What follows belongs to an exercise in optimizing a design on an open flow for a short achievable clock period and few clock cycles; a production flow would make more cautious choices.
Only simulation tests tie the RTL to the original design; equivalence was not proved.
The series may have gaps, and a smaller design here may also do less where the tests do not look.
No activity file was given, so power comes from the tool's default toggle rates.

==> flow/design.v <==
module sum_sub #(
  parameter WIDTH = 64
)(
  input [WIDTH-1:0] A,
  input [WIDTH-1:0] B,
  input subtract,
  output [WIDTH-1:0] result,
  output Cout
); 
  wire [WIDTH:0] C;
  assign C[0] = subtract;
  wire B_alterado;
  genvar i;
  generate
    for (i = 0; i < WIDTH; i = i + 1) begin : fa_inst
      fullAdder FA (
        .A(A[i]),
        .B(B[i] ^ subtract),
        .Cin(C[i]),
        .result(result[i]),
        .Cout(C[i+1])
      );
    end
  endgenerate
  assign Cout = C[WIDTH];
endmodule
module fullAdder (
    input A,
    input B,
    input Cin,
    output result,
    output Cout
);
    assign result = A ^ B ^ Cin;
    assign Cout = (A & B) | (Cin & (A | B));
endmodule
module registrador #(parameter N=8) 
(
    input [N-1:0] D,
    input load,
    input clk,
    output  reg signed [N-1:0] Q
);
always @(posedge clk ) begin
    if (load) Q <= D;
end
endmodule
module registrador_pc #(parameter N=64)
(
    input [N-1:0] D,
    input load,
    input clk,
    input rst,
    output  reg signed [N-1:0] Q
);
always @(posedge clk ) begin
    if (rst) Q <= {N{1'b0}};
    else if (load) Q <= D;
end
endmodule
module RF (
input  [4:0] reg_r1, reg_r2,
input [4:0] reg_w,
input [63:0] data_in,
input en_write, 
input clk,
output [63:0] dout_r1,
output [63:0] dout_r2
);
wire [63:0] rf [31:0];
assign rf[0] = 64'd0;
genvar i;
generate
    for (i = 1; i < 32; i = i + 1) begin : inst_regi
        registrador #(
            .N(64)
        ) regi_middle (
            .D(data_in),
            .load(en_write && reg_w == i),  
            .clk(clk),
            .Q(rf[i])
        );
    end
endgenerate 
assign dout_r1 = (reg_r1==0)?5'b00000:rf[reg_r1];
assign dout_r2 = (reg_r2==0)?5'b00000:rf[reg_r2];
endmodule
module ALU #(
    parameter N=64
) (
    input [N-1:0] A,
    input [N-1:0] B,
    input [1:0] sel_alu,
    output [N-1:0] result,
    output flag_beq,
    output flag_bnq,
    output flag_blt,
    output flag_bge,
    output flag_bltu,
    output flag_bgeu
);
wire mux_subtract;
wire [N-1:0] result_sum;
wire [N-1:0] result_and;
wire [N-1:0] result_or;
wire [N-1:0] aux_beq;
wire [N-1:0] aux_blt;
wire cout_flag;
assign mux_subtract = (sel_alu==01)? 1:0;
sum_sub #(N) somador_alu
(
.A (A),
.B(B),
.subtract (mux_subtract),
.result (result_sum),
.Cout ()
);
assign result_and= A & B;
assign result_or = A | B;
assign result = (sel_alu[1:0]==2'b00)? result_sum: 
                (sel_alu[1:0]==2'b01)? result_sum:
                (sel_alu[1:0]==2'b10)? result_and:
                (sel_alu[1:0] ==2'b11)? result_or: result_sum;
genvar i;
assign aux_beq = A ~^ B;
assign flag_beq = & aux_beq;
assign flag_bnq = ~ flag_beq;
sum_sub #(N) somador_flag
(
.A (A),
.B(B),
.subtract (1'b1),
.result (aux_blt),
.Cout (cout_flag)
);
assign flag_blt = (A[N-1] ^ B[N-1]) ? A[N-1] : aux_blt[N-1];
assign flag_bge = ~flag_blt;
assign flag_bltu = ~cout_flag;
assign flag_bgeu = cout_flag;
endmodule
module datapath (
    input [31:0] IM_out ,
    input [63:0] DM_out ,
    input clk, rst, we_RF, load_IR, load_PC,  
    input sel_ALU_A, sel_ALU_B, sel_PC_A, sel_PC_B, sel_PC_RF,  
    input [2:0] sel_imme,
    input [1:0] sel_RF_in,
    output [63:0] ALU_out,  
    output [63:0] DM_in,  
    output [19:0] PC_out,  
    output [6:0] opcode,  
    output branch_cond  
);
wire [4:0] Ra;
wire [4:0] Rb;
wire [4:0] Rw;
wire [63:0] RF_in;
wire [2:0] func3;
wire [6:0] func7;
wire [63:0] dout_B;
wire [63:0] dout_A;
wire [11:0] imme_I;
wire [63:0] imme_I_64;
wire [11:0] imme_S;
wire [63:0] imme_S_64;
wire [12:0] imme_B;
wire [63:0] imme_B_64;
wire [20:0] imme_J;
wire [63:0] imme_J_64;
wire [31:0] imme_U;
wire [63:0] imme_U_64;
wire [63:0] imme_m;
wire [63:0] ALU_out_int;
wire [63:0] ALU_A;
wire [63:0] ALU_B;
wire [1:0] sel_ALU;
wire flag_beq, flag_bnq, flag_blt, flag_bge, flag_bltu, flag_bgeu;
wire [19:0] PC_A;
wire [19:0] PC_B;
wire [19:0] PC_sum;
wire [19:0] PC_out_int;
wire [63:0] PC_RF;
wire [63:0] PC_RF_sum;
wire [31:0] IR_out;
assign Ra = IR_out[19:15];
assign Rb = IR_out[24:20];
assign Rw = IR_out [11:7];
assign func3 = IR_out [14:12];
assign func7 =IR_out [31:25];
assign opcode = IR_out [6:0];
assign imme_I = IR_out[31:20];
assign imme_S = {IR_out[31:25],IR_out[11:7]};
assign imme_B = {IR_out[31],IR_out[7],IR_out[30:25],IR_out[11:8], 1'b0};
assign imme_J = {IR_out[31],IR_out[19:12],IR_out[20], IR_out[30:21],1'b0};
assign imme_U = {IR_out [31:12], 12'b0};
assign imme_I_64 = {{52{imme_I[11]}}, imme_I};
assign imme_S_64 = {{52{imme_S[11]}}, imme_S};
assign imme_B_64 = {{51{imme_B[12]}}, imme_B};
assign imme_J_64 = {{43{imme_J[20]}}, imme_J};
assign imme_U_64 = {{32{imme_U[31]}}, imme_U};
assign imme_m = (sel_imme == 3'b000) ? imme_I_64 :
               (sel_imme == 3'b001) ? imme_S_64 :
               (sel_imme == 3'b010) ? imme_B_64 :
               (sel_imme == 3'b011) ? imme_J_64 :
               (sel_imme == 3'b100) ? imme_U_64 :
               64'b0;
RF RF_dp (
    .reg_r1(Ra),
    .reg_r2(Rb),
    .reg_w(Rw),
    .data_in(RF_in),
    .en_write(we_RF),
    .clk(clk),
    .dout_r1(dout_A),
    .dout_r2(dout_B)
    );
assign ALU_A = (sel_ALU_A)? dout_A: imme_m;
assign ALU_B = (sel_ALU_B)? dout_B: imme_m;
assign sel_ALU = (opcode == 7'b0110011 && func7 != 7'b0)? 2'b01: 2'b00;
ALU #(64) ALU_dp (
    .A(ALU_A),
    .B(ALU_B),
    .result (ALU_out_int),
    .sel_alu (sel_ALU),
    .flag_beq (flag_beq),
    .flag_bnq(flag_bnq),
    .flag_blt (flag_blt),
    .flag_bge (flag_bge),
    .flag_bltu (flag_bltu),
    .flag_bgeu(flag_bgeu)
    );
assign branch_cond = (func3 == 3'b000) ? flag_beq :
                     (func3 == 3'b001) ? flag_bnq :
                     (func3 == 3'b100) ? flag_blt :
                     (func3 == 3'b101) ? flag_bge :
                     (func3 == 3'b110) ? flag_bltu :
                     (func3 == 3'b111) ? flag_bgeu :
                     1'b0;
registrador_pc #(20) PC_dp (
    .D ({PC_sum[19:1], 1'b0}),
    .Q(PC_out_int),
    .clk(clk),
    .rst(rst),
    .load(load_PC)
    );
assign PC_A = (sel_PC_A)? PC_out_int: dout_A[19:0];
assign PC_B = (sel_PC_B)? 20'd4: imme_m[19:0];
sum_sub #(20) somador_PC (
    .A(PC_A),
    .B(PC_B),
    .result(PC_sum),
    .subtract(1'b0),
    .Cout()
    );
assign PC_RF_sum = (sel_PC_RF)? 64'd4: imme_m;
sum_sub #(64) somador_PC_RF (
    .A(PC_RF_sum),
    .B({44'b0, PC_out_int}),
    .result(PC_RF),
    .subtract(1'b0),
    .Cout()
    );
registrador #(32) IR_dp (
    .D(IM_out),
    .Q(IR_out),
    .load(load_IR),
    .clk(clk)
    );
assign RF_in = (sel_RF_in == 2'b00) ? ALU_out_int :
               (sel_RF_in == 2'b01) ? DM_out :
               (sel_RF_in == 2'b11) ? PC_RF :
               64'b0;  
assign ALU_out = ALU_out_int;
assign DM_in = dout_B;
assign PC_out = PC_out_int;
endmodule
module unidade_controle(
    input clk,
    input rst,
    input [6:0] opcode,        
    input [6:0] opcode_fetch,  
    input branch_cond,
    output we_DM, re_DM,
    output sel_ALU_A, sel_ALU_B, sel_PC_A, sel_PC_B, sel_PC_RF,
    output load_IR, load_PC, we_RF,
    output [2:0] sel_imme,
    output [1:0] sel_RF_in
);
  parameter FETCH           = 4'b0000;
  parameter DECODE          = 4'b0001;
  parameter EX_ADD          = 4'b0010;
  parameter EX_ADDI         = 4'b0011;
  parameter EX_LW           = 4'b0100;
  parameter EX_SW           = 4'b0101;
  parameter EX_BRANCH       = 4'b0110;
  parameter EX_JAL          = 4'b0111;
  parameter EX_JALR         = 4'b1000;
  parameter EX_AUIPC        = 4'b1001;
  parameter WRITEBACK       = 4'b1010;
  parameter ADD          = 7'b0110011;
  parameter ADDI         = 7'b0010011;
  parameter LW           = 7'b0000011;
  parameter SW           = 7'b0100011;
  parameter BRANCH       = 7'b1100011;
  parameter JAL          = 7'b1101111;
  parameter JALR         = 7'b1100111;
  parameter AUIPC        = 7'b0010111;
  reg [3:0] estado_atual;
  reg [3:0] proximo_estado;
  always @(*) begin
    case (estado_atual)
        FETCH:
            proximo_estado = DECODE;
        DECODE:
            case (opcode_fetch)
            ADD:
                proximo_estado = EX_ADD;
            ADDI:
                proximo_estado = EX_ADDI;
            LW:
                proximo_estado = EX_LW;
            SW:
                proximo_estado = EX_SW;
            BRANCH:
                proximo_estado = EX_BRANCH;
            JAL:
                proximo_estado = EX_JAL;
            JALR:
                proximo_estado = EX_JALR;
            AUIPC:
                proximo_estado = EX_AUIPC;
            default:
                proximo_estado = WRITEBACK;
            endcase
        EX_ADD, EX_ADDI, EX_LW, EX_SW, EX_BRANCH, EX_JAL, EX_JALR, EX_AUIPC:
            proximo_estado = WRITEBACK;
        default:
            proximo_estado = FETCH;
    endcase
  end
  always @(posedge clk) begin
    if (rst)
        estado_atual <= FETCH;
    else
        estado_atual <= proximo_estado;
  end
  wire op_add    = (opcode == ADD);
  wire op_addi   = (opcode == ADDI);
  wire op_lw     = (opcode == LW);
  wire op_sw     = (opcode == SW);
  wire op_branch = (opcode == BRANCH);
  wire op_jal    = (opcode == JAL);
  wire op_jalr   = (opcode == JALR);
  wire op_auipc  = (opcode == AUIPC);
    assign load_IR = (estado_atual == DECODE);
    assign we_DM = (estado_atual == EX_SW);
    assign re_DM = (estado_atual == EX_LW);
    assign load_PC = (estado_atual == WRITEBACK);
    assign we_RF = (estado_atual == WRITEBACK) & (op_add | op_addi | op_lw | op_jal | op_jalr | op_auipc);
    assign sel_ALU_A = 1'b1;
    assign sel_ALU_B = (op_add | op_branch);
    assign sel_PC_A = ~op_jalr;
    assign sel_PC_B = ~(op_jal | op_jalr | (op_branch & branch_cond));
    assign sel_PC_RF = (op_jal | op_jalr);
    assign sel_RF_in[0] = (op_jal | op_jalr | op_auipc | op_lw);
    assign sel_RF_in[1] = (op_jal | op_jalr | op_auipc);
    assign sel_imme[0] = (op_sw | op_jal);
    assign sel_imme[1] = (op_branch | op_jal);
    assign sel_imme[2] = (op_auipc);
endmodule
module processador (
    input         clk,
    input         rst,
    output [19:0] imem_addr,
    input  [31:0] imem_data,
    output [63:0] dmem_addr,
    output [63:0] dmem_wdata,
    output        dmem_we,
    output        dmem_re,
    input  [63:0] dmem_rdata
);
wire we_RF, load_IR, load_PC;
wire sel_ALU_A, sel_ALU_B, sel_PC_A, sel_PC_B, sel_PC_RF;
wire [2:0] sel_imme;
wire [1:0] sel_RF_in;
wire [6:0] opcode;
wire branch_cond;
datapath dp (
    .IM_out(imem_data),
    .DM_out(dmem_rdata),
    .clk(clk),
    .rst(rst),
    .we_RF(we_RF),
    .load_IR(load_IR),
    .load_PC(load_PC),
    .sel_ALU_A(sel_ALU_A),
    .sel_ALU_B(sel_ALU_B),
    .sel_PC_A(sel_PC_A),
    .sel_PC_B(sel_PC_B),
    .sel_PC_RF(sel_PC_RF),
    .sel_imme(sel_imme),
    .sel_RF_in(sel_RF_in),
    .ALU_out(dmem_addr),
    .DM_in(dmem_wdata),
    .PC_out(imem_addr),
    .opcode(opcode),
    .branch_cond(branch_cond)
);
unidade_controle uc (
    .clk(clk),
    .rst(rst),
    .opcode(opcode),
    .opcode_fetch(imem_data[6:0]),
    .branch_cond(branch_cond),
    .we_DM(dmem_we),
    .re_DM(dmem_re),
    .sel_ALU_A(sel_ALU_A),
    .sel_ALU_B(sel_ALU_B),
    .sel_PC_A(sel_PC_A),
    .sel_PC_B(sel_PC_B),
    .sel_PC_RF(sel_PC_RF),
    .load_IR(load_IR),
    .load_PC(load_PC),
    .we_RF(we_RF),
    .sel_imme(sel_imme),
    .sel_RF_in(sel_RF_in)
);
endmodule
==> flow/run.sh <==
#!/bin/bash
# synth_recipe.tcl (not shown) runs the flow's synth.tcl, then flattens the netlist and writes it again
# the make line also repeats each setting of config.mk as NAME=value (left out here)
make -C /OpenROAD-flow-scripts/flow DESIGN_CONFIG=/design/flow/config.mk WORK_HOME=/design/flow/orfs CLKGATE_MAP_FILE= SYNTH_SCRIPT=/design/flow/synth_recipe.tcl finish
==> flow/config.mk <==
export PLATFORM = sky130hd
export DESIGN_NAME = processador
export DESIGN_NICKNAME = processador
export VERILOG_FILES = /design/flow/design.v
export SDC_FILE = /design/flow/constraint.sdc
export NUM_CORES = 8
export LEC_CHECK = 0
export CAP_MARGIN = 20
export CORE_MARGIN = 2
export CORE_UTILIZATION = 40
export SLEW_MARGIN = 20
==> flow/constraint.sdc <==
create_clock -name core_clock -period 40.0 [get_ports {clk}]
set_input_delay 8.0000 -clock core_clock [delete_from_list [all_inputs] [get_ports {clk}]]
set_output_delay 8.0000 -clock core_clock [all_outputs]
set_load 0.01 [all_outputs]
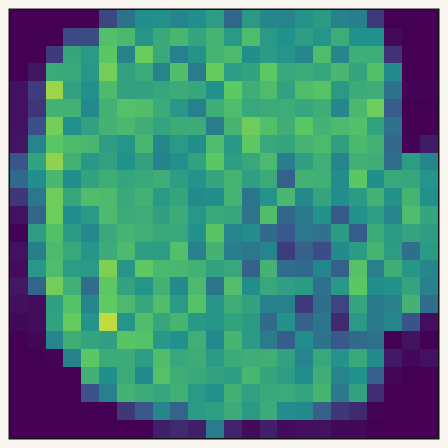
Fig. 1. Cell area per tile (run 1).
24 x 24 tiles, from dark purple (low) to yellow (high), 0 to 100% covered.
fullest tile = 90%
tiles over 75% full = 2.6%
mean over tiles = 45%

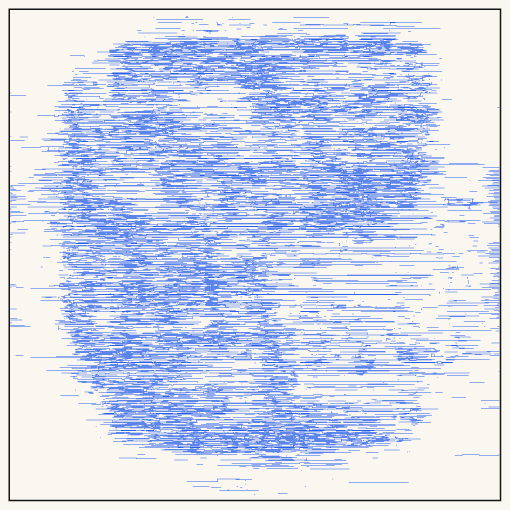
Fig. 2. The metal 3 layer (run 1).
Drawn at 1 px/um.
wire length on this layer = 101 mm
main direction = horizontal
share of all routed wire = 19%
longest straight run = 246 um
nets with wire on the layer = 1618

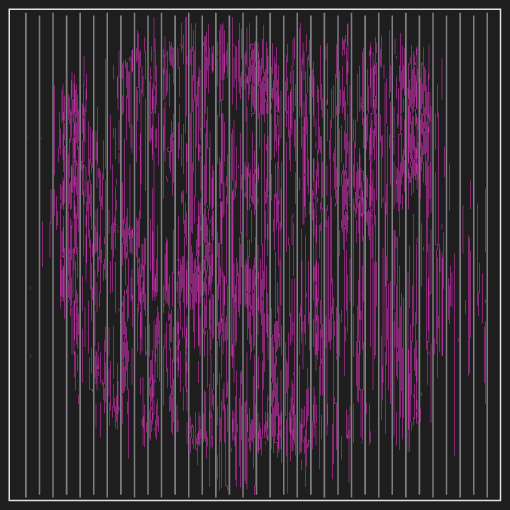
Fig. 3. M4 wires (run 1).
Drawn at 1 px/um. Supply wires on this layer in grey.
main direction = vertical
wire length on this layer = 54.6 mm
longest straight run = 264 um
nets with wire on the layer = 555
share of all routed wire = 10%

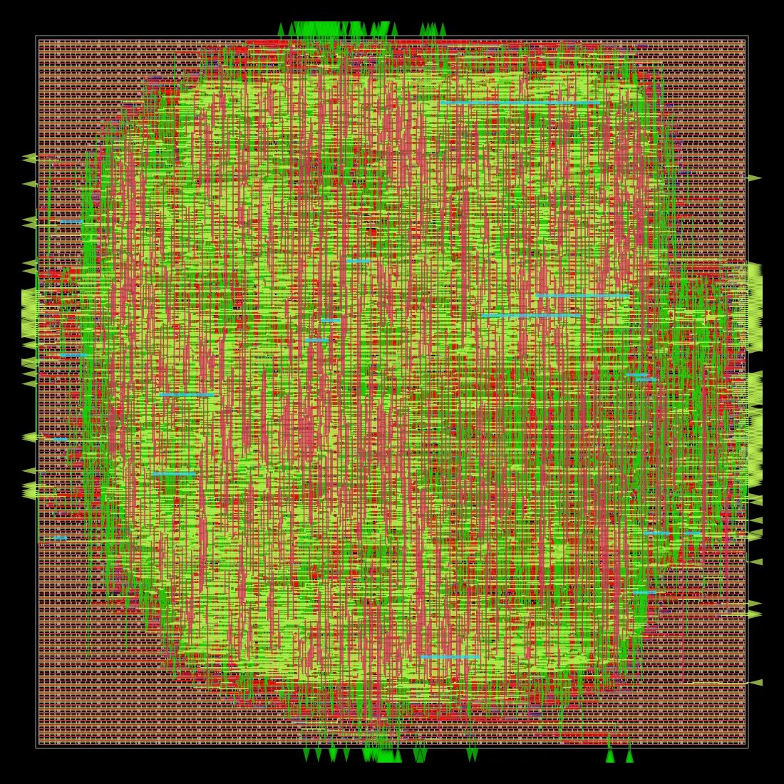
Fig. 4. The routed nets (run 1).
routed wire length: 538.1 mm
metal2 WL: 209.3 mm
DR WL/cell: 48.58 um

==> impl_metrics.yaml, run 1 <==
run_status:
  status: "complete, no violations"
setup_path:
  start_kind: "flip-flop"
  worst-r2r-cell-count: 79
  required_ns: 32.00
  max_stage_delay_ns: 0.50
  path_max_fanout: 7
  crit_arrival_ns: 31.39
  path_class: "reg2out"
  endpoint_kind: "output port"
  path_common_cell: "fa_2"
  critPathSlowestCell: "fa_2"
sta:
  setup_slack_ns: 0.6067
  drv_slew: 0
  worstMarginPinSlew_ns: 1.300
  rsz0062_at_grt: "no"
  period_needed_ns: 39.39
  hold_viol_final: 0
  clock_skew_ns: 0.08168
  setup_viol: 0
  finalCritPeriodShare_pct: 98.48
  max_freq_mhz: 25.39
finish:
  area.growth.synth_to_final_pct: 18.51
  drive_above_1_share_pct: 16.37
  instances_no_fill: 11080
  multi_input_area_sq_um: 30710
  fin_util_pct: 47.63
  stdcell_area_sq_um: 111900
  fin_nets: 8035
  fill_cells: 20450
global_route:
  grt_first_pass_wirelength_mm: 701.7
  grt_max_degree: 71
  antenna_found_initial: 41
  grt_pass1_vias: 77930
  overflow: 0
power_and_ir_drop:
  p_total_mw: 7.152
  peakVddDrop_mv: 0.08746
  power_density_nw_per_um2: 63.91
synthesis:
  synth_cells: 7131
  synth_most_common_cell: "edfxtp_1"
  synth.largest_area_cell: "edfxtp_1"
  synth_edf_count: 2016
  synth_common_cells: "edfxtp_1 (2016), a22oi_1 (1689), nand2_1 (663)"
  synth_area_sq_um: 94420
  synth_top_area_share_pct: 64.11
  yosysWarnings: 5
  ys_seq_area_share_pct: 64.60
  yosysUniqueCellTypes: 88
  synthTopCellsByArea: "edfxtp_1 (64%), a22oi_1 (13%), nand2_1 (2.6%), fa_1 (2.1%), ha_1 (1.9%)"
die:
  die_h_um: 489.9
  die_w_um: 489.9
  row_count: 178
  core_area_sq_um: 235000
  die-area_sq_um: 240000
  io_pins: 248
place:
  placed_cells: 10620
  dp_hpwl_mm: 322.8
  io_buffer_count: 246
  placed_cell_area_sq_um: 104200
  place.gp.congestion: 1.044
  pre_cts_ws_ns: -1.899
detailed_routing:
  drtAntennaViolNets: 0
  avgViaCountPerCell: 7.599
  first_pass_iters: 15
  vias: 84170
clock_network:
  clock_path_buffers: 3
  htreeDepth: 4
  cts_made_buffers: 213
  clk_pin_slew_ns: 0.06
  cts_tree: "built"
  postCtsHoldBufs: 0
  cts.sinks: 2039
  clock_latency_ns: 0.93
flow_run:
  max_cap_viol_count: 0
hold_path:
  hold_path.class: "reg2reg"
  holdPathStages: 2
Testbench counts for the RTL of run 1, summed over its fixed seeds: cycles 41,660.
## run 1: worst max-delay path: cells and delay by family, from the launching register on
kind                       cells  cell delay, ns
AOI/OAI and AO/OA              3            0.48
xor gates and xnor gates       4            0.69
adders and majority gates     61           26.64
DFF                            1            0.49
buffers and inverters          6            1.25
and+or+nand+nor                4            0.89
## run 1: metal layers
layer  part of all wire [%]  global-route usage (%)
met2                     39                   59.62
met1                     32                   53.16
met4                     10                   32.63
met3                     19                   20.86
met5                  0.090                  0.6643
## run 1: cell type report
| class | instances | area share [%] |
|---|---|---|
| clock inverter | 154 | 1.514 |
| antenna | 45 | 0.1006 |
| inverter | 187 | 0.6272 |
| sequential | 2039 | 54.51 |
| clock buffer | 245 | 4.888 |
| timing repair buffer | 943 | 7.394 |
| multi-input combinational | 4313 | 27.44 |
| tap | 3150 | 3.522 |
## run 1: where the power goes
| group | leakage, nW | switching, mW | total [mW] | internal, mW |
|---|---|---|---|---|
| logic | 16.4 | 1.50 | 2.05 | 0.552 |
| clock network | 3.46 | 0.916 | 2.08 | 1.16 |
| registers | 18.3 | 0.0106 | 3.02 | 3.01 |
## run 1: path summary, 6_finish.rpt
path / slack (ns) / end / startpoint
min: 0.54 / dp.PC_dp.Q[15] / dp.PC_dp.Q[15]
max reg2reg: 8.35 / dp.RF_dp.inst_regi[13].regi_middle.Q[63] / dp.IR_dp.Q[22]
max: 0.61 / dmem_addr[63] / dp.IR_dp.Q[22]
min reg2reg: 0.54 / dp.PC_dp.Q[15] / dp.PC_dp.Q[15]
## run 1: state kept, by name, summed over array words and instances (netlist names)
register	flops
dp.IR_dp.Q	32
dp.PC_dp.Q	19
uc.estado_atual	4
dp.RF_dp.inst_regi.regi_middle.Q	1984
## run 1: per-stage QoR
step	hold slack [ns]	setup TNS (ns)
2_1_floorplan	0.4936	0
3_3_place_gp	0.5181	-4.033
3_5_place_dp	0.5306	-3.880
4_1_cts	0.5411	0
5_1_grt	0.5724	0
6_report	0.5383	0
## run 1: kinds of logic after synthesis
group | synth area share (%)
other | 0.003971
DFF | 64.60
buffers and inverters | 3.814
AOI/OAI and AO/OA | 18.39
xor gates and xnor gates | 0.6400
muxes | 0.4320
and+or+nand+nor | 8.143
adders and majority gates | 3.975
## run 1: repair_timing
item | CTS | global route
setup endpoints to repair | 6 | 3
setup buffers | 4 | 3
resized for setup | 42 | 25
pin swaps | 10 | 9
## run 1: cells in the final DEF, fill, tap and decap left out, types with 38 or more instances in the layout
cell type	n
fa_1	62
nor2_1	131
nand3_1	129
a22oi_1	1689
diode_2	45
a21oi_2	41
nor2_4	91
xnor2_1	62
nand2_1	661
buf_4	648
edfxtp_1	2016
ha_1	140
nor3_1	179
and3_1	50
clkdlybuf4s50_1	245
fa_2	38
clkinv_1	43
inv_1	172
clkbuf_16	213
clkinv_2	40
a21oi_1	323
a222oi_1	95
nand4_1	162
nor4_1	66
buf_12	42
Fig. 5: run 1, close-up of the layout
Window x 220 to 270, y 318 to 368 um. Cells in grey, sequential cells in the stronger grey; small squares are vias.
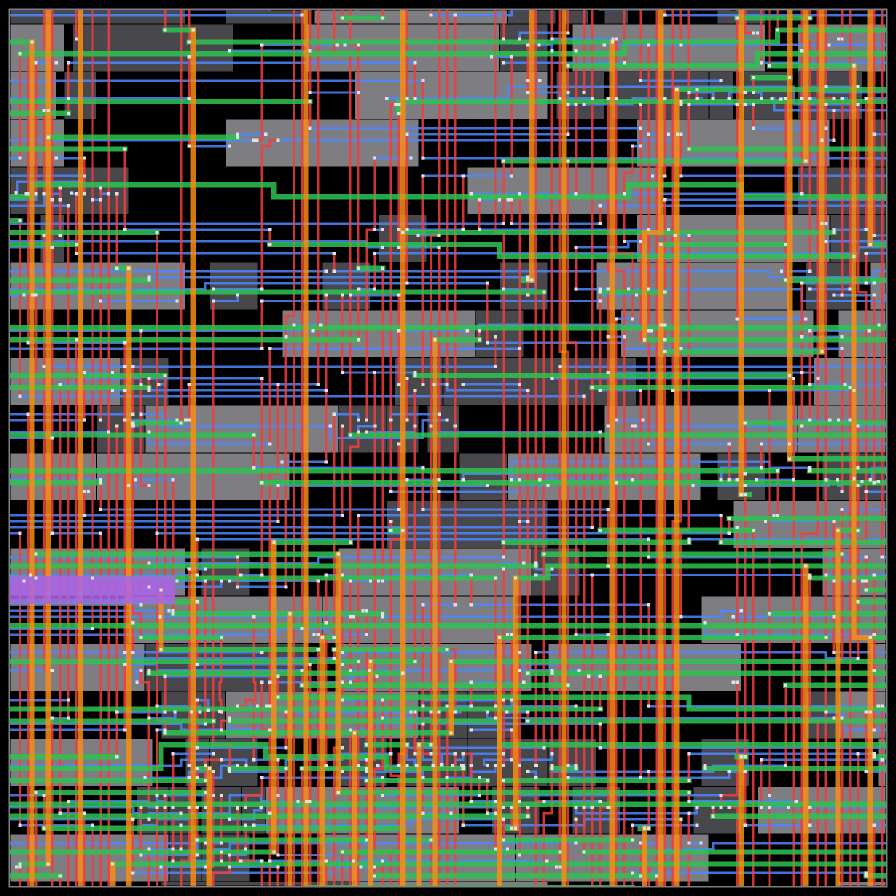

--- run 2 (changed files replaced; the others as in run 1) ---
removed: flow/run.sh
==> flow/design.v <==
module sum_sub #(
    parameter W = 64
) (
    input  [W-1:0] a,
    input  [W-1:0] b,
    input          cin,
    output [W-1:0] s,
    output         cout
);
localparam L = (W <= 2) ? 1 : (W <= 4) ? 2 : (W <= 8) ? 3 : (W <= 16) ? 4 :
               (W <= 32) ? 5 : (W <= 64) ? 6 : 7;
wire [W-1:0] g [0:L];
wire [W-1:0] p [0:L];
assign g[0] = {a[W-1:1] & b[W-1:1], (a[0] & b[0]) | (cin & (a[0] ^ b[0]))};
assign p[0] = a ^ b;
genvar i, j;
generate
    for (i = 0; i < L; i = i + 1) begin : lvl
        for (j = 0; j < W; j = j + 1) begin : bitj
            if (j >= (1 << i)) begin : comb
                assign g[i+1][j] = g[i][j] | (p[i][j] & g[i][j - (1 << i)]);
                assign p[i+1][j] = p[i][j] & p[i][j - (1 << i)];
            end else begin : pass
                assign g[i+1][j] = g[i][j];
                assign p[i+1][j] = p[i][j];
            end
        end
    end
endgenerate
assign s    = p[0] ^ {g[L][W-2:0], cin};
assign cout = g[L][W-1];
endmodule
module registrador #(parameter N = 8) (
    input              clk,
    input      [N-1:0] D,
    output reg [N-1:0] Q
);
always @(posedge clk)
    Q <= D;
endmodule
module f2_pred #(
    parameter [7:0] PRED_FWD = 8'b0000_0010,   
    parameter [7:0] PRED_BWD = 8'b1111_1111    
) (
    input  [31:0] fi,         
    input  [11:2] pcF2,       
    input  [11:2] pcF2p1,     
    input  [11:0] abase,      
    input         rst,
    input         f2v,        
    input         f2pt,       
    input         mispred,    
    input         fuse_ok,    
    input         zf_ok,      
    input  [4:0]  xrd,
    input         zres,       
    input  [11:2] alt,        
    output        fpt,        
    output        fred,       
    output [11:2] pcF_d       
);
wire        f_br   = fi[6] & ~fi[3] & ~fi[2];
wire        f_jal  = fi[6] & fi[3];
wire        f_jalr = fi[6] & ~fi[3] & fi[2];
wire        f_same = (fi[19:15] == fi[24:20]);
wire [2:0]  ff3  = fi[14:12];
wire        f_same_taken = (ff3 == 3'b000) | (ff3 == 3'b101) | (ff3 == 3'b111);
wire        f_br_pred = f_same ? f_same_taken : (fi[31] ? PRED_BWD[ff3] : PRED_FWD[ff3]);
wire        fuse  = fuse_ok & (xrd == fi[19:15]);
wire        zfuse = (ff3[2:1] == 2'b00) & (fi[24:20] == 5'd0) & zf_ok & (xrd == fi[19:15]);
wire        zpt   = ff3[0] ^ zres;
wire [11:2] ftJ, ftB;
wire [11:0] ftR;
sum_sub #(10) add_J (.a(pcF2), .b({fi[20], fi[30:22]}), .cin(1'b0), .s(ftJ), .cout());
sum_sub #(10) add_B (.a(pcF2), .b({fi[7], fi[30:25], fi[11:9]}), .cin(1'b0), .s(ftB), .cout());
sum_sub #(12) add_R (.a(abase), .b(fi[31:20]), .cin(1'b0), .s(ftR), .cout());
wire [11:2] ftgt = fi[3] ? ftJ : fi[2] ? ftR[11:2] : ftB;
wire        spt = f_jal | (f_br & (zfuse ? zpt : f_br_pred)) | (f_jalr & fuse);
assign      fpt = f2pt ? ~(f_br & zfuse & ~zpt) : spt;
wire        go    = f2v & ~mispred & ~rst;
wire        sel_t = go & ~f2pt & spt;
wire        sel_n = go & f2pt & f_br & zfuse & ~zpt;
assign      pcF_d = sel_t ? ftgt : sel_n ? pcF2p1 : alt;
assign      fred  = sel_t | sel_n;
endmodule
module processador (
    input         clk,
    input         rst,
    output [19:0] imem_addr,
    input  [31:0] imem_data,
    output [63:0] dmem_addr,
    output [63:0] dmem_wdata,
    output        dmem_we,
    output        dmem_re,
    input  [63:0] dmem_rdata
);
localparam [6:0] OP_R = 7'b0110011, OP_I = 7'b0010011, OP_LD = 7'b0000011,
                 OP_SD = 7'b0100011, OP_BR = 7'b1100011, OP_JAL = 7'b1101111,
                 OP_JALR = 7'b1100111, OP_AUIPC = 7'b0010111;
localparam [7:0] PRED_FWD = 8'b0000_0010;   
localparam [7:0] PRED_BWD = 8'b1111_1111;   
localparam BI = 4;
localparam BN = 1 << BI;
integer k;
reg  [11:2] pcF;
reg         f2v;
reg  [11:2] pcF2;
reg         f2pt;         
reg  [11:2] f2tgt;
reg           btb_v   [0:BN-1];
reg  [11:BI+2] btb_tag [0:BN-1];
reg  [11:2]   btb_tgt [0:BN-1];
reg         qv;
reg  [31:0] qi;
reg         qpt, qpb;
reg  [11:2] qpbt;
reg  [19:0] qpbase;
reg         xv;
reg  [31:0] ir;
reg  [31:1] s1oh, s2oh;   
reg  [19:0] pcX;
reg         xpt, xpb;
reg  [11:2] xpbt;
reg  [19:0] xpbase;
reg         wbv;
reg  [4:0]  wbrd;
reg  [63:0] wbres;
reg  [63:0] rf [1:31];
reg  [63:0] dm_addr_r, dm_wdata_r;
reg         dm_we_r, dm_re_r;
reg         m1v, m2v, lwv;
reg  [4:0]  m1rd, m2rd, lwrd;
reg  [63:0] ldr;
assign dmem_addr  = dm_addr_r;
assign dmem_wdata = dm_wdata_r;
assign dmem_we    = dm_we_r;
assign dmem_re    = dm_re_r;
wire [6:0] op  = ir[6:0];
wire [4:0] rd  = ir[11:7];
wire [2:0] f3  = ir[14:12];
wire [4:0] rs1 = ir[19:15];
wire [4:0] rs2 = ir[24:20];
wire x_r     = (op == OP_R);
wire x_i     = (op == OP_I);
wire x_ld    = (op == OP_LD);
wire x_sd    = (op == OP_SD);
wire x_br    = (op == OP_BR);
wire x_jal   = (op == OP_JAL);
wire x_jalr  = (op == OP_JALR);
wire x_auipc = (op == OP_AUIPC);
wire use1 = ~(x_jal | x_auipc);
wire use2 = x_r | x_sd | x_br;
wire haz1 = use1 & (rs1 != 5'd0) &
            ((m1v & (m1rd == rs1)) | (m2v & (m2rd == rs1)));
wire haz2 = use2 & (rs2 != 5'd0) &
            ((m1v & (m1rd == rs2)) | (m2v & (m2rd == rs2)));
wire stall = haz1 | haz2;
wire fire  = xv & ~stall;
reg  [63:0] rf1, rf2;
always @(*) begin
    rf1 = 64'd0;
    rf2 = 64'd0;
    for (k = 1; k < 32; k = k + 1) begin
        rf1 = rf1 | ({64{s1oh[k]}} & rf[k]);
        rf2 = rf2 | ({64{s2oh[k]}} & rf[k]);
    end
end
wire [63:0] a = (wbv & (wbrd == rs1)) ? wbres :
                (lwv & (lwrd == rs1)) ? ldr : rf1;
wire [63:0] b = (wbv & (wbrd == rs2)) ? wbres :
                (lwv & (lwrd == rs2)) ? ldr : rf2;
wire [63:0] immI = {{52{ir[31]}}, ir[31:20]};
wire [63:0] immS = {{52{ir[31]}}, ir[31:25], ir[11:7]};
wire [19:0] immB = {{8{ir[31]}}, ir[7], ir[30:25], ir[11:8], 1'b0};
wire [19:0] immJ = {ir[19:12], ir[20], ir[30:21], 1'b0};
wire [63:0] immU = {{32{ir[31]}}, ir[31:12], 12'b0};
wire        sub = x_r & ir[30];
wire [63:0] opb = x_r ? (sub ? ~b : b) : (x_sd ? immS : immI);
wire [63:0] sum;
sum_sub #(64) alu_add (.a(a), .b(opb), .cin(sub), .s(sum), .cout());
wire [63:0] dif;
wire        nbor;
sum_sub #(64) cmp_sub (.a(a), .b(~b), .cin(1'b1), .s(dif), .cout(nbor));
wire        eq  = (a == b);
wire        ltu = ~nbor;
wire        lt  = (a[63] ^ b[63]) ? a[63] : ltu;
reg         cond;
always @(*) begin
    case (f3)
        3'b000:  cond = eq;
        3'b001:  cond = ~eq;
        3'b100:  cond = lt;
        3'b101:  cond = ~lt;
        3'b110:  cond = ltu;
        3'b111:  cond = ~ltu;
        default: cond = 1'b0;
    endcase
end
wire [19:0] link, pctgt;
sum_sub #(20) add_link (.a(pcX), .b(20'd4), .cin(1'b0), .s(link), .cout());
sum_sub #(20) add_pct (.a(pcX), .b(x_jal ? immJ : immB), .cin(1'b0), .s(pctgt), .cout());
wire [19:0] jtgt     = {sum[19:1], 1'b0};
wire [19:0] target   = x_jalr ? jtgt : pctgt;
wire        taken_pc = x_jal | (x_br & cond);
wire        taken    = taken_pc | x_jalr;
wire [63:0] auipc_v;
sum_sub #(64) add_auipc (.a({44'd0, pcX}), .b(immU), .cin(1'b0), .s(auipc_v), .cout());
wire [19:0] sjt;
sum_sub #(20) add_sjt (.a(xpbase), .b(immI[19:0]), .cin(1'b0), .s(sjt), .cout());
wire [11:2] ptgt     = xpb ? xpbt : x_jalr ? sjt[11:2] : pctgt[11:2];
wire        mis_jalr = ~xpt | (jtgt[11:2] != ptgt);
wire        mis_pc   = (taken_pc != xpt) | (taken_pc & xpb & (xpbt != pctgt[11:2]));
wire        mispred  = fire & (x_jalr ? mis_jalr : mis_pc);
wire [19:0] npc      = taken ? target : link;
wire        xw    = x_r | x_i | x_jal | x_jalr | x_auipc;
wire        wen   = fire & xw & (rd != 5'd0);
wire [63:0] res   = (x_jal | x_jalr) ? {44'd0, link} :
                    x_auipc ? auipc_v : sum;
wire [31:0] fi = imem_data;
wire [19:0] auipc_base;
sum_sub #(20) add_ab (.a(pcX), .b({ir[19:12], 12'd0}), .cin(1'b0), .s(auipc_base), .cout());
wire [63:0] zp    = a ^ opb;
wire [63:0] zg    = a | opb;
wire        zres  = (zp == {zg[62:0], sub});
wire [BI-1:0] bidx = pcF[BI+1:2];
wire          bhit = btb_v[bidx] & (btb_tag[bidx] == pcF[11:BI+2]);
wire [11:2]   btgt = btb_tgt[bidx];
wire ex_accept = ~xv | fire;
wire qv_next   = ~ex_accept & (qv | f2v);
wire issue     = ~qv_next;
wire [11:2] pcF2p1, pcFn;
sum_sub #(10) add_f2p1 (.a(pcF2), .b(10'd1), .cin(1'b0), .s(pcF2p1), .cout());
sum_sub #(10) add_fp1 (.a(pcF), .b({9'd0, issue}), .cin(1'b0), .s(pcFn), .cout());
wire [11:2] pcF_alt = rst     ? 10'd0 :
                      mispred ? npc[11:2] :
                      (issue & bhit) ? btgt : pcFn;
wire        fpt, fpred;
wire [11:2] pcF_d;
f2_pred #(.PRED_FWD(PRED_FWD), .PRED_BWD(PRED_BWD)) f2 (
    .fi(fi), .pcF2(pcF2), .pcF2p1(pcF2p1), .abase(auipc_base[11:0]),
    .rst(rst), .f2v(f2v), .f2pt(f2pt), .mispred(mispred),
    .fuse_ok(~qv & xv & x_auipc & (rd != 5'd0)),
    .zf_ok(~qv & xv & (x_r | x_i) & (rd != 5'd0)),
    .xrd(rd), .zres(zres), .alt(pcF_alt),
    .fpt(fpt), .fred(fpred), .pcF_d(pcF_d)
);
registrador #(10) pcF_out (.clk(clk), .D(pcF_d), .Q(imem_addr[11:2]));
assign imem_addr[19:12] = pcX[19:12];
assign imem_addr[1:0]   = 2'b00;
wire [31:0] ir_in = qv ? qi : fi;
always @(posedge clk) begin
    pcF   <= pcF_d;
    f2v   <= ~rst & issue & ~mispred & ~fpred;
    pcF2  <= pcF;
    f2pt  <= bhit;
    f2tgt <= btgt;
    if (rst | mispred) begin
        qv <= 1'b0;
        xv <= 1'b0;
    end else if (ex_accept) begin
        qv <= 1'b0;
        xv <= qv | f2v;
    end else if (f2v) begin
        qv <= 1'b1;
    end
    if (ex_accept) begin
        for (k = 1; k < 32; k = k + 1) begin
            s1oh[k] <= (ir_in[19:15] == k);
            s2oh[k] <= (ir_in[24:20] == k);
        end
        if (qv) begin
            ir <= qi;
            xpb <= qpb; xpbt <= qpbt; xpbase <= qpbase;
        end else begin
            ir <= fi;
            xpb <= f2pt; xpbt <= f2tgt; xpbase <= auipc_base;
        end
    end
    if (~qv) begin
        qi <= fi;
        qpb <= f2pt; qpbt <= f2tgt; qpbase <= auipc_base;
    end
    xpt <= (ex_accept & (qv ? qpt : fpt)) | (~ex_accept & xpt);
    qpt <= (~qv & fpt) | (qv & qpt);
    if (rst)
        pcX <= 20'd0;
    else if (fire)
        pcX <= npc;
    wbv   <= ~rst & wen;
    wbrd  <= rd;
    wbres <= res;
    dm_we_r    <= ~rst & fire & x_sd;
    dm_re_r    <= fire & x_ld;
    dm_addr_r  <= sum;
    dm_wdata_r <= b;
    m1v  <= ~rst & fire & x_ld & (rd != 5'd0);
    m1rd <= rd;
    m2v  <= ~rst & m1v & ~(wen & (rd == m1rd));
    m2rd <= m1rd;
    lwv  <= ~rst & m2v & ~(wen & (rd == m2rd));
    lwrd <= m2rd;
    ldr  <= dmem_rdata;
end
wire [BI-1:0] uidx = pcX[BI+1:2];
always @(posedge clk) begin
    for (k = 0; k < BN; k = k + 1) begin
        if (rst)
            btb_v[k] <= 1'b0;
        else if (fire && uidx == k) begin
            if (taken) begin
                btb_v[k]   <= 1'b1;
                btb_tag[k] <= pcX[11:BI+2];
                btb_tgt[k] <= target[11:2];
            end else if (xpt)
                btb_v[k] <= 1'b0;
        end
    end
end
always @(posedge clk) begin
    for (k = 1; k < 32; k = k + 1) begin
        if (wbv && wbrd == k)
            rf[k] <= wbres;
        else if (lwv && lwrd == k)
            rf[k] <= ldr;
    end
end
endmodule
==> flow/flow/run.sh <==
#!/bin/bash
# Own layout flow: the standard flow (standard synthesis unchanged, same
# floorplan, power grid, placement, CTS and routing steps, the design's SDC),
# with ORFS's timing repair asked to keep SETUP_SLACK_MARGIN ns of setup slack
# so that it works towards a shorter achieved period, wire parasitic
# estimates made pessimistic (flow/rc.tcl) so that repair before routing
# allows for the extracted values, and more rounds of antenna repair after
# detailed routing. Each step's full log is under orfs/logs/; make's own
# output is in make_*.log here.
set -euo pipefail
RC="$(pwd)/flow/rc.tcl"
bash standard.sh synth > make_synth.log 2>&1
LAYER_PARASITICS_FILE="$RC" bash standard.sh SETUP_SLACK_MARGIN=31.5 MAX_REPAIR_ANTENNAS_ITER_DRT=10 \
    LAYER_PARASITICS_FILE="$RC" finish > make_finish.log 2>&1
==> flow/flow/rc.tcl <==
set_layer_rc -layer li1 -capacitance 1.873750e-04 -resistance 8.970000e-02
set_layer_rc -layer met1 -capacitance 2.154688e-04 -resistance 1.116125e-03
set_layer_rc -layer met2 -capacitance 1.702913e-04 -resistance 1.116125e-03
set_layer_rc -layer met3 -capacitance 2.687025e-04 -resistance 1.958750e-04
set_layer_rc -layer met4 -capacitance 1.851600e-04 -resistance 1.958750e-04
set_layer_rc -layer met5 -capacitance 1.926087e-04 -resistance 2.226250e-05
# end correlate

set_layer_rc -via mcon -resistance 1.156143e-02
set_layer_rc -via via -resistance 5.625000e-03
set_layer_rc -via via2 -resistance 4.210983e-03
set_layer_rc -via via3 -resistance 4.707937e-04
set_layer_rc -via via4 -resistance 7.250000e-06

set_wire_rc -signal -layer met1
set_wire_rc -clock -layer met3
==> flow/standard.sh <==
#!/bin/bash
# synth_recipe.tcl (not shown) runs the flow's synth.tcl, then flattens the netlist and writes it again
# the make line also repeats each setting of config.mk as NAME=value (left out here)
make -C /OpenROAD-flow-scripts/flow DESIGN_CONFIG=/design/flow/config.mk WORK_HOME=/design/flow/orfs CLKGATE_MAP_FILE= SYNTH_SCRIPT=/design/flow/synth_recipe.tcl "${@:-finish}"
==> flow/config.mk <==
export PLATFORM = sky130hd
export DESIGN_NAME = processador
export DESIGN_NICKNAME = processador
export VERILOG_FILES = /design/flow/design.v
export SDC_FILE = /design/flow/constraint.sdc
export NUM_CORES = 8
export LEC_CHECK = 0
export CAP_MARGIN = 35
export CORE_MARGIN = 2
export CORE_UTILIZATION = 40
export SLEW_MARGIN = 35
export SYNTH_HIERARCHICAL = 1
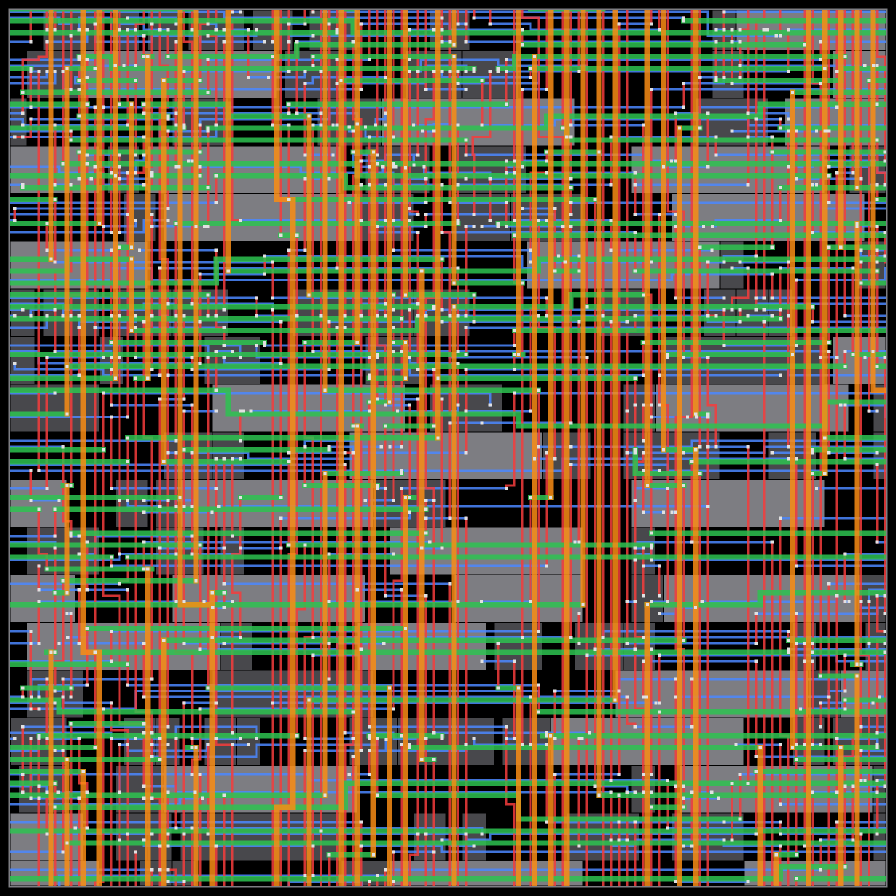
Fig. 6. Close-up of the layout (run 2).
Window x 287 to 337, y 412 to 462 um. Cells in grey, sequential cells in the stronger grey; small squares are vias.
blue -> metal 1
red -> metal 2
green -> metal 3
orange -> metal 4
cells with their middle in the window = 119
netlist names of flops here include = `rf` (25), `ldr` (2)
sequential cells in the window = 27
most frequent = edfxtp_1 (25), nand2_1 (19), o21ai_0 (18)

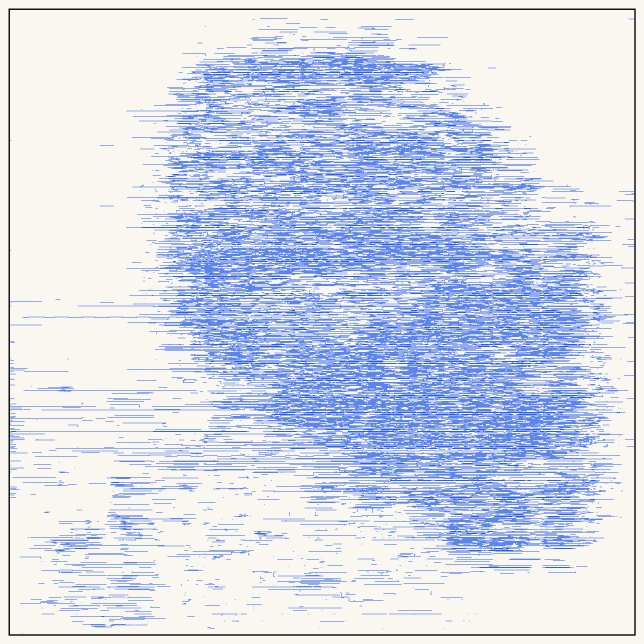
Fig. 7. The metal 3 layer (run 2).
Drawn at 1 px/um.
longest straight run = 238 um
share of all routed wire = 18%
wire length on this layer = 150 mm

==> run 2 against run 1 <==
  * Die area up 62%
  * Global-route usage shrank 2.0 points
  * First-iteration DRC count increased by 76%
  * Critical path depth decreased by 77
  * Flip-flop and latch count rose by 732
  * Still clean on timing, DRC and antenna
  * Synthesized area is 63% higher
  * Worst setup slack gained 30 ns
  * Via count is 70% higher
  * Wire length grew 57%
  * Highest routed layer unchanged
  * Register-to-register slack improved by 23 ns
==> impl_metrics.yaml, run 2 <==
global_route:
  grt_pass1_vias: 128400
  overflow: 0
  antenna_found_initial: 79
  grt_max_degree: 85
  grt_first_pass_wirelength_mm: 1117
  track_usage_pct: 41.66
sta:
  worstMarginPinSlew_ns: 0.9806
  relSlewSlack_pct: 34.63
  hold_viol_final: 0
  finalCritPeriodShare_pct: 23.81
  rsz0062_at_grt: "yes"
  tns_ns: 0
  clock_skew_ns: 0.1095
  drv_slew: 0
  setup_viol: 0
  period_needed_ns: 9.524
  max_freq_mhz: 105.0
clock_network:
  cts_tree: "built"
  htreeDepth: 5
  cts_made_buffers: 354
  clockRootBuffer: "clkbuf_16"
  clk_pin_slew_ns: 0.06
  postCtsHoldBufs: 0
  clock_path_buffers: 4
  clock_latency_ns: 1.07
  cts.sinks: 2771
place:
  placed_cell_area_sq_um: 165300
  io_buffer_count: 245
  dp_hpwl_mm: 508.2
  place.gp.congestion: 1.035
detailed_routing:
  drt_iter0_drc: 33380
  vias: 142700
  first_pass_iters: 14
  routedWlPerCell_um: 44.99
  drtAntennaViolNets: 0
  avgViaCountPerCell: 7.578
  drc: 0
  drt_wl_total_mm: 847.1
die:
  die_h_um: 624.2
  core_area_sq_um: 382600
  die-area_sq_um: 389600
  initial_core_util_pct: 40.21
  die_w_um: 624.2
  row_count: 227
  io_pins: 248
synthesis:
  syn_area_per_cell_sq_um: 11.62
  synth_area_sq_um: 153800
  yosysWarnings: 16
  synth_cells: 13240
flow_run:
  max_cap_viol_count: 0
hold_path:
  hold_path.startpoint: "pcF[9]"
  hold_path.class: "reg2reg"
finish:
  multi_input_area_sq_um: 71480
  drive_above_1_share_pct: 26.92
  reg_top3: "rf (1984), btb_tgt (160), btb_tag (96)"
  fin_nets: 13850
  layout_commonest_cell: "edfxtp_1"
  seq_area_sq_um: 79340
  fill_cells: 34510
  stdcell_area_sq_um: 179700
  largest_reg_flops: 1984
  area.growth.synth_to_final_pct: 16.79
  layout_common_cells: "edfxtp_1 (2358), mux2_2 (1598), a22oi_1 (996)"
  top_register: "rf"
setup_path:
  path_class: "reg2out"
  crit_arrival_ns: 1.52
  cp_num_buf_inv: 1
  reg2reg_from: "s2oh[19]"
  max_stage_delay_ns: 0.40
  start_kind: "flip-flop"
  regToRegSetupSlack_ns: 31.54
  critPathSlowestCell: "dfxtp_4"
  crit_chain: "buf_6"
  endpoint_kind: "output port"
  startpoint: "dm_wdata_r[11]"
  path_max_fanout: 1
  required_ns: 32.00
  cp_top_family: "flip-flops"
run_status:
  status: "complete, no violations"
power_and_ir_drop:
  leakagePower_nw: 62.31
  power_density_nw_per_um2: 48.20
  peakVddDrop_mv: 0.06930
Testbench counts for the RTL of run 2, summed over its fixed seeds: cycles 11,909.
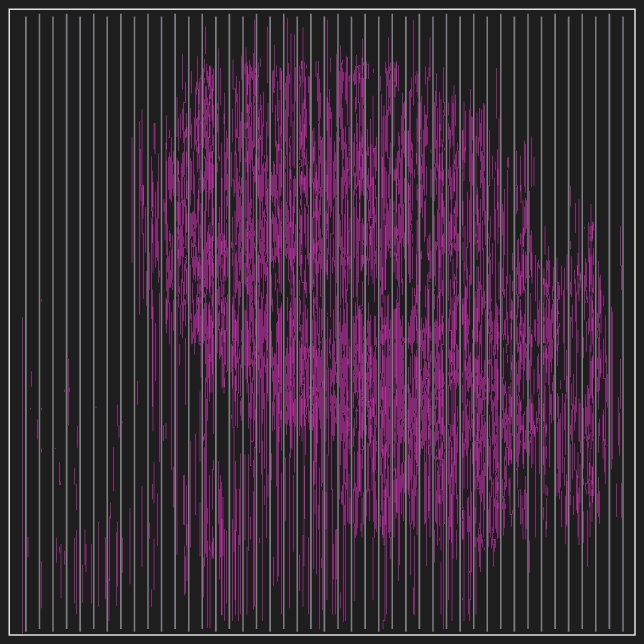
Fig. 8. M4 wires (run 2).
Drawn at 1 px/um. Supply wires on this layer in grey.
nets with wire on the layer = 924
share of all routed wire = 11%
wire length on this layer = 91.8 mm
longest straight run = 316 um

-- run 2: cell count changes in the layout (fill, tap and decap cells not counted), moves of 240 or more --
| cell | delta |
|---|---|
| a22o_1 | +446 |
| dfxtp_1 | +240 |
| a221oi_1 | +453 |
| nand4_1 | +258 |
| edfxtp_1 | +342 |
| a22oi_1 | -693 |
| o21ai_0 | +637 |
| mux2_2 | +1594 |
-- run 2: cell type report --
cell class	count	area share, %
multi-input combinational	8935	39.78
tap	5038	3.508
clock buffer	482	5.408
inverter	311	0.6497
timing repair buffer	996	5.410
antenna	129	0.1797
sequential	2771	44.16
clock inverter	167	0.9039
-- run 2: metrics by stage --
stage | setup slack [ns] | util, % | total power, mW | hold slack (ns) | cells
after floorplan | 30.43 | - | 4.443 | 0.3258 | 13370
after global placement | 28.84 | 42.98 | 5.492 | 0.4269 | 17930
after detailed placement | 28.99 | 43.22 | 5.317 | 0.4045 | 17960
after CTS | 30.31 | 46.48 | 8.783 | 0.4220 | 18660
after global routing | 30.35 | 46.90 | 9.184 | 0.4349 | 18730
final | 30.48 | 46.96 | 8.660 | 0.4133 | 18830
-- run 2: report_power, final --
part / internal [mW] / total [mW] / switching [mW]
sequential: 3.27 / 3.50 / 0.232
combinational: 0.657 / 1.96 / 1.31
clock: 1.81 / 3.19 / 1.38
total: 5.74 / 8.66 / 2.92
-- run 2: final timing paths --
kind               endpoint  cells past startpoint
max          dmem_wdata[11]                      1
min                 pcF2[9]                      0
max reg2reg    pcF_out.Q[5]                     30
min reg2reg         pcF2[9]                      0
-- run 2: what timing repair did --
action	CTS	global route
cloned	3	0
setup endpoints to repair	540	471
buffers inserted	55	18
gates resized for setup	997	186
pin swaps	68	32
-- run 2: per-layer routing --
layer  up-vias  wire (um)  GRT usage (%)
met1     68670     279200          49.21
met3      5285     150100          21.77
li1      52190          -              -
met5         -       1013          2.297
met2     16480     325000          55.53
met4        63      91780          33.72

==> afterwards: timing with drivers on the ports <==
How much do the figures lean on ideal ports? The routed layouts below were timed once more, with nothing changed but the port constraints. Step 1 assumes that a clkbuf_16 drives the clock port and a buf_2 every other input. Step 2 moves the port delays by t, midway between the first and last clock arrival at a register: inputs arrive t later, outputs are due t later. That takes back most of the time a late clock gives input paths. Three values: no drivers, after step 1, after step 2; two values: the first two.
run | t (ns) | setup WS [ns] | worst setup path at the end
run 1 | 0.991 | 0.607 / 0.505 / 1.496 | register to output
run 2 | 1.137 | 30.478 / 30.355 / 29.744 | input to register
After both steps setup and hold are still met in every run listed. The setup slack of run 2, which loses most, moves by -0.123 ns with the drivers and by -0.734 ns with both steps.
